Background: an optimization exercise with open tools, aiming at small area. Do not read the settings as production practice.
No functional check of the RTL was part of this run.
Power is estimated from default activity; no workload was simulated.

**Signal wires by layer**

(1 px per um)
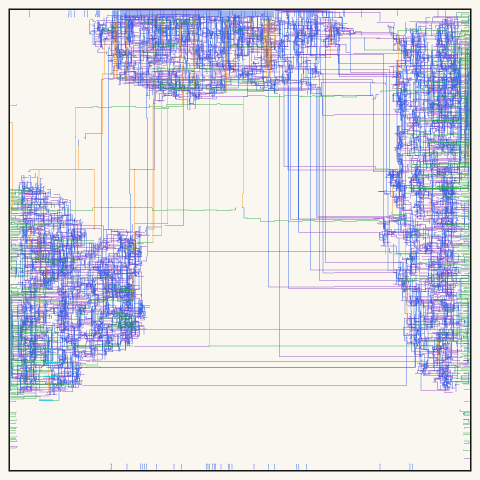
**Cells coloured by class**

(1 px per um)
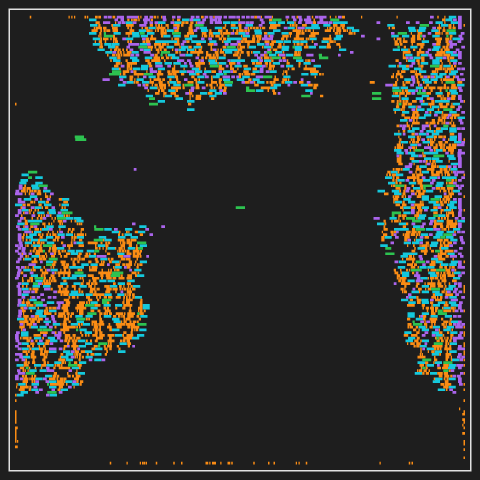
**Signal routing as the flow saved it**

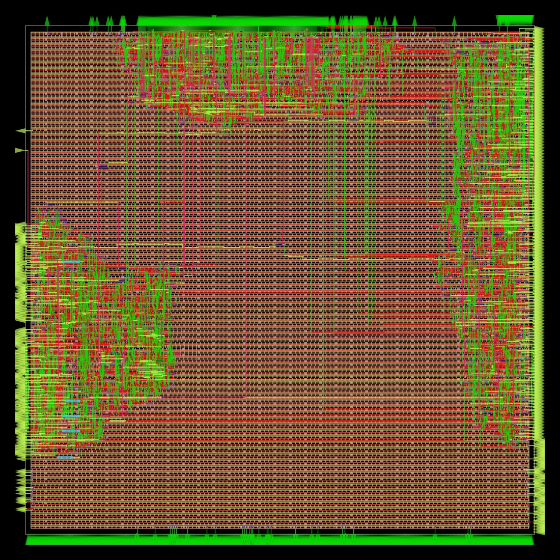
**Signal wires on met2**

(1 px per um) Cells faint in the background.
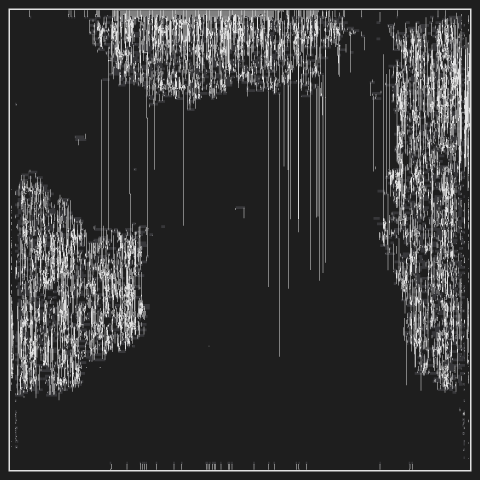
[flow/run.sh]
#!/bin/bash
# synth_recipe.tcl (not shown) runs the flow's synth.tcl, then flattens the netlist and writes it again
# the make line also repeats each setting of config.mk as NAME=value (left out here)
make -C /OpenROAD-flow-scripts/flow DESIGN_CONFIG=/design/flow/config.mk WORK_HOME=/design/flow/orfs CLKGATE_MAP_FILE= SYNTH_SCRIPT=/design/flow/synth_recipe.tcl finish
[flow/config.mk]
export PLATFORM = sky130hd
export DESIGN_NAME = write
export DESIGN_NICKNAME = write
export VERILOG_FILES = /design/flow/design.v
export SDC_FILE = /design/flow/constraint.sdc
export NUM_CORES = 4
export LEC_CHECK = 0
export CAP_MARGIN = 20
export CORE_AREA = 5 5 455 455
export DIE_AREA = 0 0 460 460
export SLEW_MARGIN = 20
[flow/constraint.sdc]
create_clock -name core_clock -period 4.0 [get_ports {clock}]
set_input_delay 0.8000 -clock core_clock [delete_from_list [all_inputs] [get_ports {clock}]]
set_output_delay 0.8000 -clock core_clock [all_outputs]
set_load 0.01 [all_outputs]
[flow/design.v]
`default_nettype none
module DRAM_WRITE #(parameter                             MAXBURST_LOG   = 4, 
                    parameter                             WRITENUM_SIZE  = 32,  
                    parameter                             DRAM_ADDRSPACE = 64,
                    parameter                             DRAM_DATAWIDTH = 512)
                   (input  wire                           CLK,
                    input  wire                           RST,
                    input  wire                           WRITE_REQ,
                    input  wire [DRAM_ADDRSPACE-1     :0] WRITE_INITADDR,
                    input  wire [WRITENUM_SIZE        :0] WRITE_NUM,
                    input  wire [DRAM_DATAWIDTH-1     :0] WRITE_DATA,
                    output wire                           WRITE_DATA_ACCEPTABLE,
                    output wire                           WRITE_RDY,
                    output wire                           WRITE_REQ_DONE,
                    input  wire [DRAM_DATAWIDTH-1     :0] AVALON_MM_READDATA,       
                    input  wire                           AVALON_MM_READDATAVALID,  
                    input  wire                           AVALON_MM_WAITREQUEST,
                    output wire [DRAM_ADDRSPACE-1     :0] AVALON_MM_ADDRESS,
                    output wire                           AVALON_MM_READ,           
                    output wire                           AVALON_MM_WRITE,
                    input  wire                           AVALON_MM_WRITEACK,
                    output wire [DRAM_DATAWIDTH-1     :0] AVALON_MM_WRITEDATA,
                    output wire [(DRAM_DATAWIDTH>>3)-1:0] AVALON_MM_BYTEENABLE,
                    output wire [MAXBURST_LOG         :0] AVALON_MM_BURSTCOUNT);
  localparam MAXBURST_NUM  = (1 << MAXBURST_LOG);
  localparam ACCESS_STRIDE = ((DRAM_DATAWIDTH>>3) << MAXBURST_LOG);
  reg [1:0]                          state;
  reg                                busy;
  reg [DRAM_ADDRSPACE-1:0]           address;
  reg                                write_request;
  reg [MAXBURST_LOG:0]               remaining_datanum;
  reg [MAXBURST_LOG:0]               burstcount;
  reg [MAXBURST_LOG:0]               last_burstcount;
  reg [WRITENUM_SIZE-MAXBURST_LOG:0] burstnum;   
  always @(posedge CLK) begin
    if (RST) begin
      state             <= 0;
      busy              <= 0;
      address           <= 0;
      write_request     <= 0;
      remaining_datanum <= 0;
      burstcount        <= 0;
      last_burstcount   <= 0;
      burstnum          <= 0;
    end else begin
      case (state)
        0: begin
          if (WRITE_REQ) begin
            state           <= 1;
            busy            <= 1;
            address         <= WRITE_INITADDR;
            last_burstcount <= (WRITE_NUM[MAXBURST_LOG-1:0] == 0) ? MAXBURST_NUM : {1'b0, WRITE_NUM[MAXBURST_LOG-1:0]};
            burstnum        <= (WRITE_NUM + (MAXBURST_NUM-1)) >> MAXBURST_LOG;
          end
        end
        1: begin
          state             <= 2;
          write_request     <= 1;
          remaining_datanum <= (burstnum == 1) ? last_burstcount : MAXBURST_NUM;
          burstcount        <= (burstnum == 1) ? last_burstcount : MAXBURST_NUM;
        end
        2: begin
          if (!AVALON_MM_WAITREQUEST) begin
            remaining_datanum <= remaining_datanum - 1;
            if (remaining_datanum == 1) begin
              state         <= (burstnum == 1) ? 3 : 1;
              address       <= address + ACCESS_STRIDE;
              write_request <= 0;
              burstnum      <= burstnum - 1;
            end
          end
        end
        3: begin
          if (AVALON_MM_WRITEACK) begin
            state <= 0;
            busy  <= 0;
          end
        end
      endcase
    end
  end
  assign WRITE_DATA_ACCEPTABLE = &{~AVALON_MM_WAITREQUEST, write_request};
  assign WRITE_RDY             = ~busy;
  assign WRITE_REQ_DONE        = &{(state == 3), AVALON_MM_WRITEACK};
  assign AVALON_MM_ADDRESS     = address;
  assign AVALON_MM_READ        = 0;
  assign AVALON_MM_WRITE       = write_request;
  assign AVALON_MM_WRITEDATA   = WRITE_DATA;
  assign AVALON_MM_BYTEENABLE  = {(DRAM_DATAWIDTH>>3){1'b1}};
  assign AVALON_MM_BURSTCOUNT  = burstcount;
endmodule
module write(input  wire         clock,
             input  wire         resetn,
             input  wire [ 63:0] m_dst_addr,        
             input  wire [ 31:0] m_input_index,     
             output wire [ 31:0] m_output_value,    
             output reg          m_ready_out,
             input  wire         m_valid_in,
             output reg          m_valid_out,
             input  wire         m_ready_in,
             input  wire [511:0] dst_readdata,
             input  wire         dst_readdatavalid,
             input  wire         dst_waitrequest,
             output wire [ 31:0] dst_address,
             output wire         dst_read,
             output wire         dst_write,
             input  wire         dst_writeack,
             output wire [511:0] dst_writedata,
             output wire [ 63:0] dst_byteenable,
             output wire [  4:0] dst_burstcount);
  localparam WIDTH            = 32;
  localparam ELEMS_PER_ACCESS = (512/WIDTH);
  wire              CLK;
  wire              RST;
  wire              start;
  reg  [ 31:0]      cycle;
  reg               finish;
  reg               returned;
  reg  [  1:0]      state;
  reg               request;
  reg  [ 31:0]      init_waddr;
  reg  [ 31:0]      datanum;
  wire [511:0]      din;
  wire              din_acceptable;
  wire              ready;
  wire              request_done;
  assign CLK            = clock;
  assign RST            = ~resetn;
  assign start          = &{m_ready_out, m_valid_in};
  assign m_output_value = cycle;
  DRAM_WRITE #(4, 31, 32, 512)
  dram_write(CLK,
             RST, 
             request,
             init_waddr,
             datanum,
             din,
             din_acceptable,
             ready,
             request_done,
             dst_readdata,
             dst_readdatavalid,
             dst_waitrequest,
             dst_address,
             dst_read,
             dst_write,
             dst_writeack,
             dst_writedata,
             dst_byteenable,
             dst_burstcount);
  always @(posedge CLK) begin
    if (RST || start) begin
      cycle  <= 0;
      finish <= 0;
    end else begin
      if (~|{request_done, finish}) cycle  <= cycle + 1;
      if (request_done)             finish <= 1;
    end
  end
  genvar i;
  generate
    for (i=0; i<ELEMS_PER_ACCESS; i=i+1) begin: element
      reg [WIDTH-1:0] value;
      always @(posedge CLK) begin
        if      (RST || start)   value <= i;
        else if (din_acceptable) value <= value + ELEMS_PER_ACCESS;
      end
      assign din[WIDTH*(i+1)-1:WIDTH*i] = value;
    end
  endgenerate
  always @(posedge CLK) begin
    if (RST) begin
      returned    <= 0;
      m_ready_out <= 1;
      m_valid_out <= 0;
    end else if (start) begin
      returned    <= 0;
      m_ready_out <= 0;
      m_valid_out <= 0;
    end else begin
      if (&{m_valid_out, m_ready_in}) begin
        returned    <= 1;
        m_ready_out <= 1;
        m_valid_out <= 0;
      end else begin
        m_valid_out <= (&{finish, ~returned}); 
      end
    end
  end
  always @(posedge CLK) begin
    if (RST) begin
      state      <= 0;
      request    <= 0;
      init_waddr <= 0;
      datanum    <= 0;
    end else begin
      case (state)
        0: begin
          if (start) begin
            state      <= 1;
            request    <= 1;
            init_waddr <= m_dst_addr;
            datanum    <= (m_input_index + (ELEMS_PER_ACCESS-1)) >> 4;   
          end
        end
        1: begin
          state   <= 2;
          request <= 0;
        end
        2: begin
          if (finish) state <= 0;
        end
      endcase
    end
  end
endmodule
`default_nettype wire
==> impl_metrics.ini <==
[placement]
dp_slack_ns = 0.5596
place_area_um2 = 38340
port_buffers = 589
place_congestion = 0.8662
hpwl_um = 82850
dp_cells = 6712

[critical_path]
crit_cells = 1
path_class = reg2out
crit_fanout = 7
slowest_delay_ns = 1.01
slowest_stage = clkdlybuf4s50_1
worst-path-buf-inv = 1
reg2reg_depth = 7
worstSetupStartpointType = register
r2r-end = element[11].value[30]$_SDFFE_PP0P_
worstSetupStartpoint = element[15].value[17]$_SDFFE_PP0P_
cp-end-kind = output port
cp_top_family = buffers and inverters
required_ns = 3.20
arrival_ns = 2.14
r2r_slack_ns = 1.19
r2r_start = dram_write.write_request$_SDFFE_PN0P_
endpoint = dst_writedata[497]
worstPathCellList = clkdlybuf4s50_1

[pwr]
pg_seq_uw = 6750
p_sw_frac = 0.2868
p_clk_uw = 6830
pg_comb_uw = 2060
power_leader = clock
power.total_uw = 15640
power_switching_uw = 4486
p_per_area_nw_per_um2 = 383.3
p_leak_uw = 0.01315
internal_power_uw = 11150
irDropWorstVdd_v = 0.0002663
clkPwrFrac = 0.437
pwr-share-comb = 0.132
power_frac_seq = 0.431

[min_path]
hold_class = reg2reg
min_from = init_waddr[0]$_SDFFE_PN0P_
hold_end = dram_write.address[0]$_SDFFE_PN0P_
worstHoldPathCells = 2

[global_routing]
antenna_found_initial = 11
met3_usage = 0.03932
grt_pass1_vias = 25340
grt_max_degree = 88
grt_busiest_layer = met2
grt.met2_usage = 0.1516
grt_util_met1 = 0.1164
grt_pass1_wl_um = 159900
overflow = 0

[yosys]
synth_xor_area_frac = 0.1340
synth_compound_area_frac = 0.08041
yosys_register_bits = 625
yosysSeqAreaShare = 0.4216
yosysMostFrequentCell = dfxtp_1
synthFlopType = dfxtp_1
synth_top_family_by_area = simple AND/OR/NAND/NOR gates
yosys_warnings = 2
syn_avg_cell_area_um2 = 8.329
synthSimpleGateAreaFrac = 0.2880
synthAdderAreaFrac = 0.01054
ys_types = 74
synth_area_leader_cell = dfxtp_1
synthCells = 3563
synth_area_leaders = dfxtp_1 42%, xor2_1 7.9%, nor2_1 6.4%
synth_commonest_cells = 625 x dfxtp_1, 509 x nor2_1, 333 x nand2_1
synth_edf_count = 0
async_reset_ff_frac = 0
synthMuxAreaShare = 0.001349
synth_area_um2 = 29670
yosys.area.top_type_share = 0.4216

[final_layout]
antenna_cells = 6
drive_gt1_frac = 0.05761
nClkBuffers = 100
buffer_area_frac = 0.1587
design.seq.count = 625
nFillCells = 22350
stdcell_count = 6844
utilization = 0.2021
regMostFlops = element.value
fin_nets = 4755
final_common_cell = dfxtp_1
multi_input_area_um2 = 15800
largest_cell_class = multi-input gates
nNonClkInverters = 64
nMultiInputCombCells = 2697
area_growth_pct = 37.52
final_cell_mix = 625 x dfxtp_1, 587 x clkdlybuf4s50_1, 509 x nor2_1, 332 x nand2_1, 269 x xor2_1
largest_reg_flops = 448
n_all_buffers = 655
multi_input_area_share = 0.3872
clkCellAreaFrac = 0.05936
seq_area_um2 = 12510

[clock_tree]
cts_hold_buf = 0
insertion_delay_ns = 0.67
cts_inserted_buffers = 72
ctsLongestPathBuffers = 3
cts.repair.resized = 0
cts_tree = yes
h-tree-depth = 3
path_clk_slew_ns = 0.06
cts_root_buf = clkbuf_16
cts_setup_buffers = 0
cts_sinks = 625

[status]
status = timing/DRC/antenna clean

[floorplan]
initial_core_util = 0.1470
die_area_um2 = 211600
die_x_um = 460
ios = 1264
nWellTaps = 2672
rows = 165
die_y_um = 460

[timing]
hold_viol_final = 0
fin_worst_skew_ns = 0.03779
finalSetupViolCount = 0
layout_setup_ws_ns = 1.055
rsz0062_at_grt = no
worstMarginPinSlew_ns = 1.228
clock.fmax_ghz = 0.3396
tns_ns = 0
max_slew_margin = 0.1812
finalCritPeriodShare = 0.7362
slew_violations = 0
holdWs_ns = 0.4464
period_needed_ns = 2.945

[detailed_routing]
drtIter0Drc = 2045
first_pass_iters = 7
viasPerCell = 4.004
antenna_left = 0
drc = 0

[flow_run]
maxCapViolCount = 0
## Picture notes: 'signal wires by layer'
| layer | colour | wire length |
|---|---|---|
| metal 2 | blue | 47.8 mm |
| metal 3 | green | 11300 um |
| metal 1 | purple | 45.1 mm |
| metal 5 | cyan | 64.4 um |
| metal 4 | orange | 4870 um |
via count: 27400
Wirelength per Cell: 15.93 um
GR Util All Layers: 0.09685
final wirelength: 109000 um

## Picture notes: 'cells coloured by class'
| class | colour | cells | share of their area |
|---|---|---|---|
| combinational and other logic | orange | 2761 | 43% |
| other buffers and delay cells | purple | 655 | 17% |
| flops | cyan | 625 | 33% |
| clock drivers and dummy loads | green | 125 | 6.5% |
Core Region: 201900 um^2
sequential share of cell area: 0.3066
design area: 40810 um^2

## Picture notes: 'signal routing as the flow saved it'
M1 wire length: 45060 um
Routed met3 length: 11250 um
Top Metal Used: met5
met2 WL: 47760 um

## Picture notes: 'signal wires on met2'
longest straight run: 263 um
nets with wire on the layer: 3506
main direction: vertical
wire length on this layer: 47.8 mm
share of all routed wire: 44%

[static timing again, ports no longer ideal]
The results above use ideal ports. As a check the final layout listed here was re-extracted and re-timed, cells and wires unchanged.
Step 1 (the two cells are an assumption about what drives the block):
set clk [get_ports {clock}]
set_driving_cell -lib_cell sky130_fd_sc_hd__clkbuf_16 $clk
set_driving_cell -lib_cell sky130_fd_sc_hd__buf_2 [delete_from_list [all_inputs] $clk]
Step 2 also shifts input and output timing later by t, the mid clock arrival at the registers, as if the neighbouring blocks saw the same clock.
Three values: ideal ports, drivers, drivers and shift; two values: the first two.
t, ns: 0.718
setup slack, ns: 1.055 / 0.991 / 0.628
clock arrival spread, ns: 0.040 / 0.040
slew at the worst register clock pin (ns): 0.07 / 0.07
worst data-port slew with drivers (ns): 0.10
After both steps setup and hold are still met in this run. For this run, drivers alone change the setup slack by -0.064 ns; drivers and shift together by -0.427 ns.
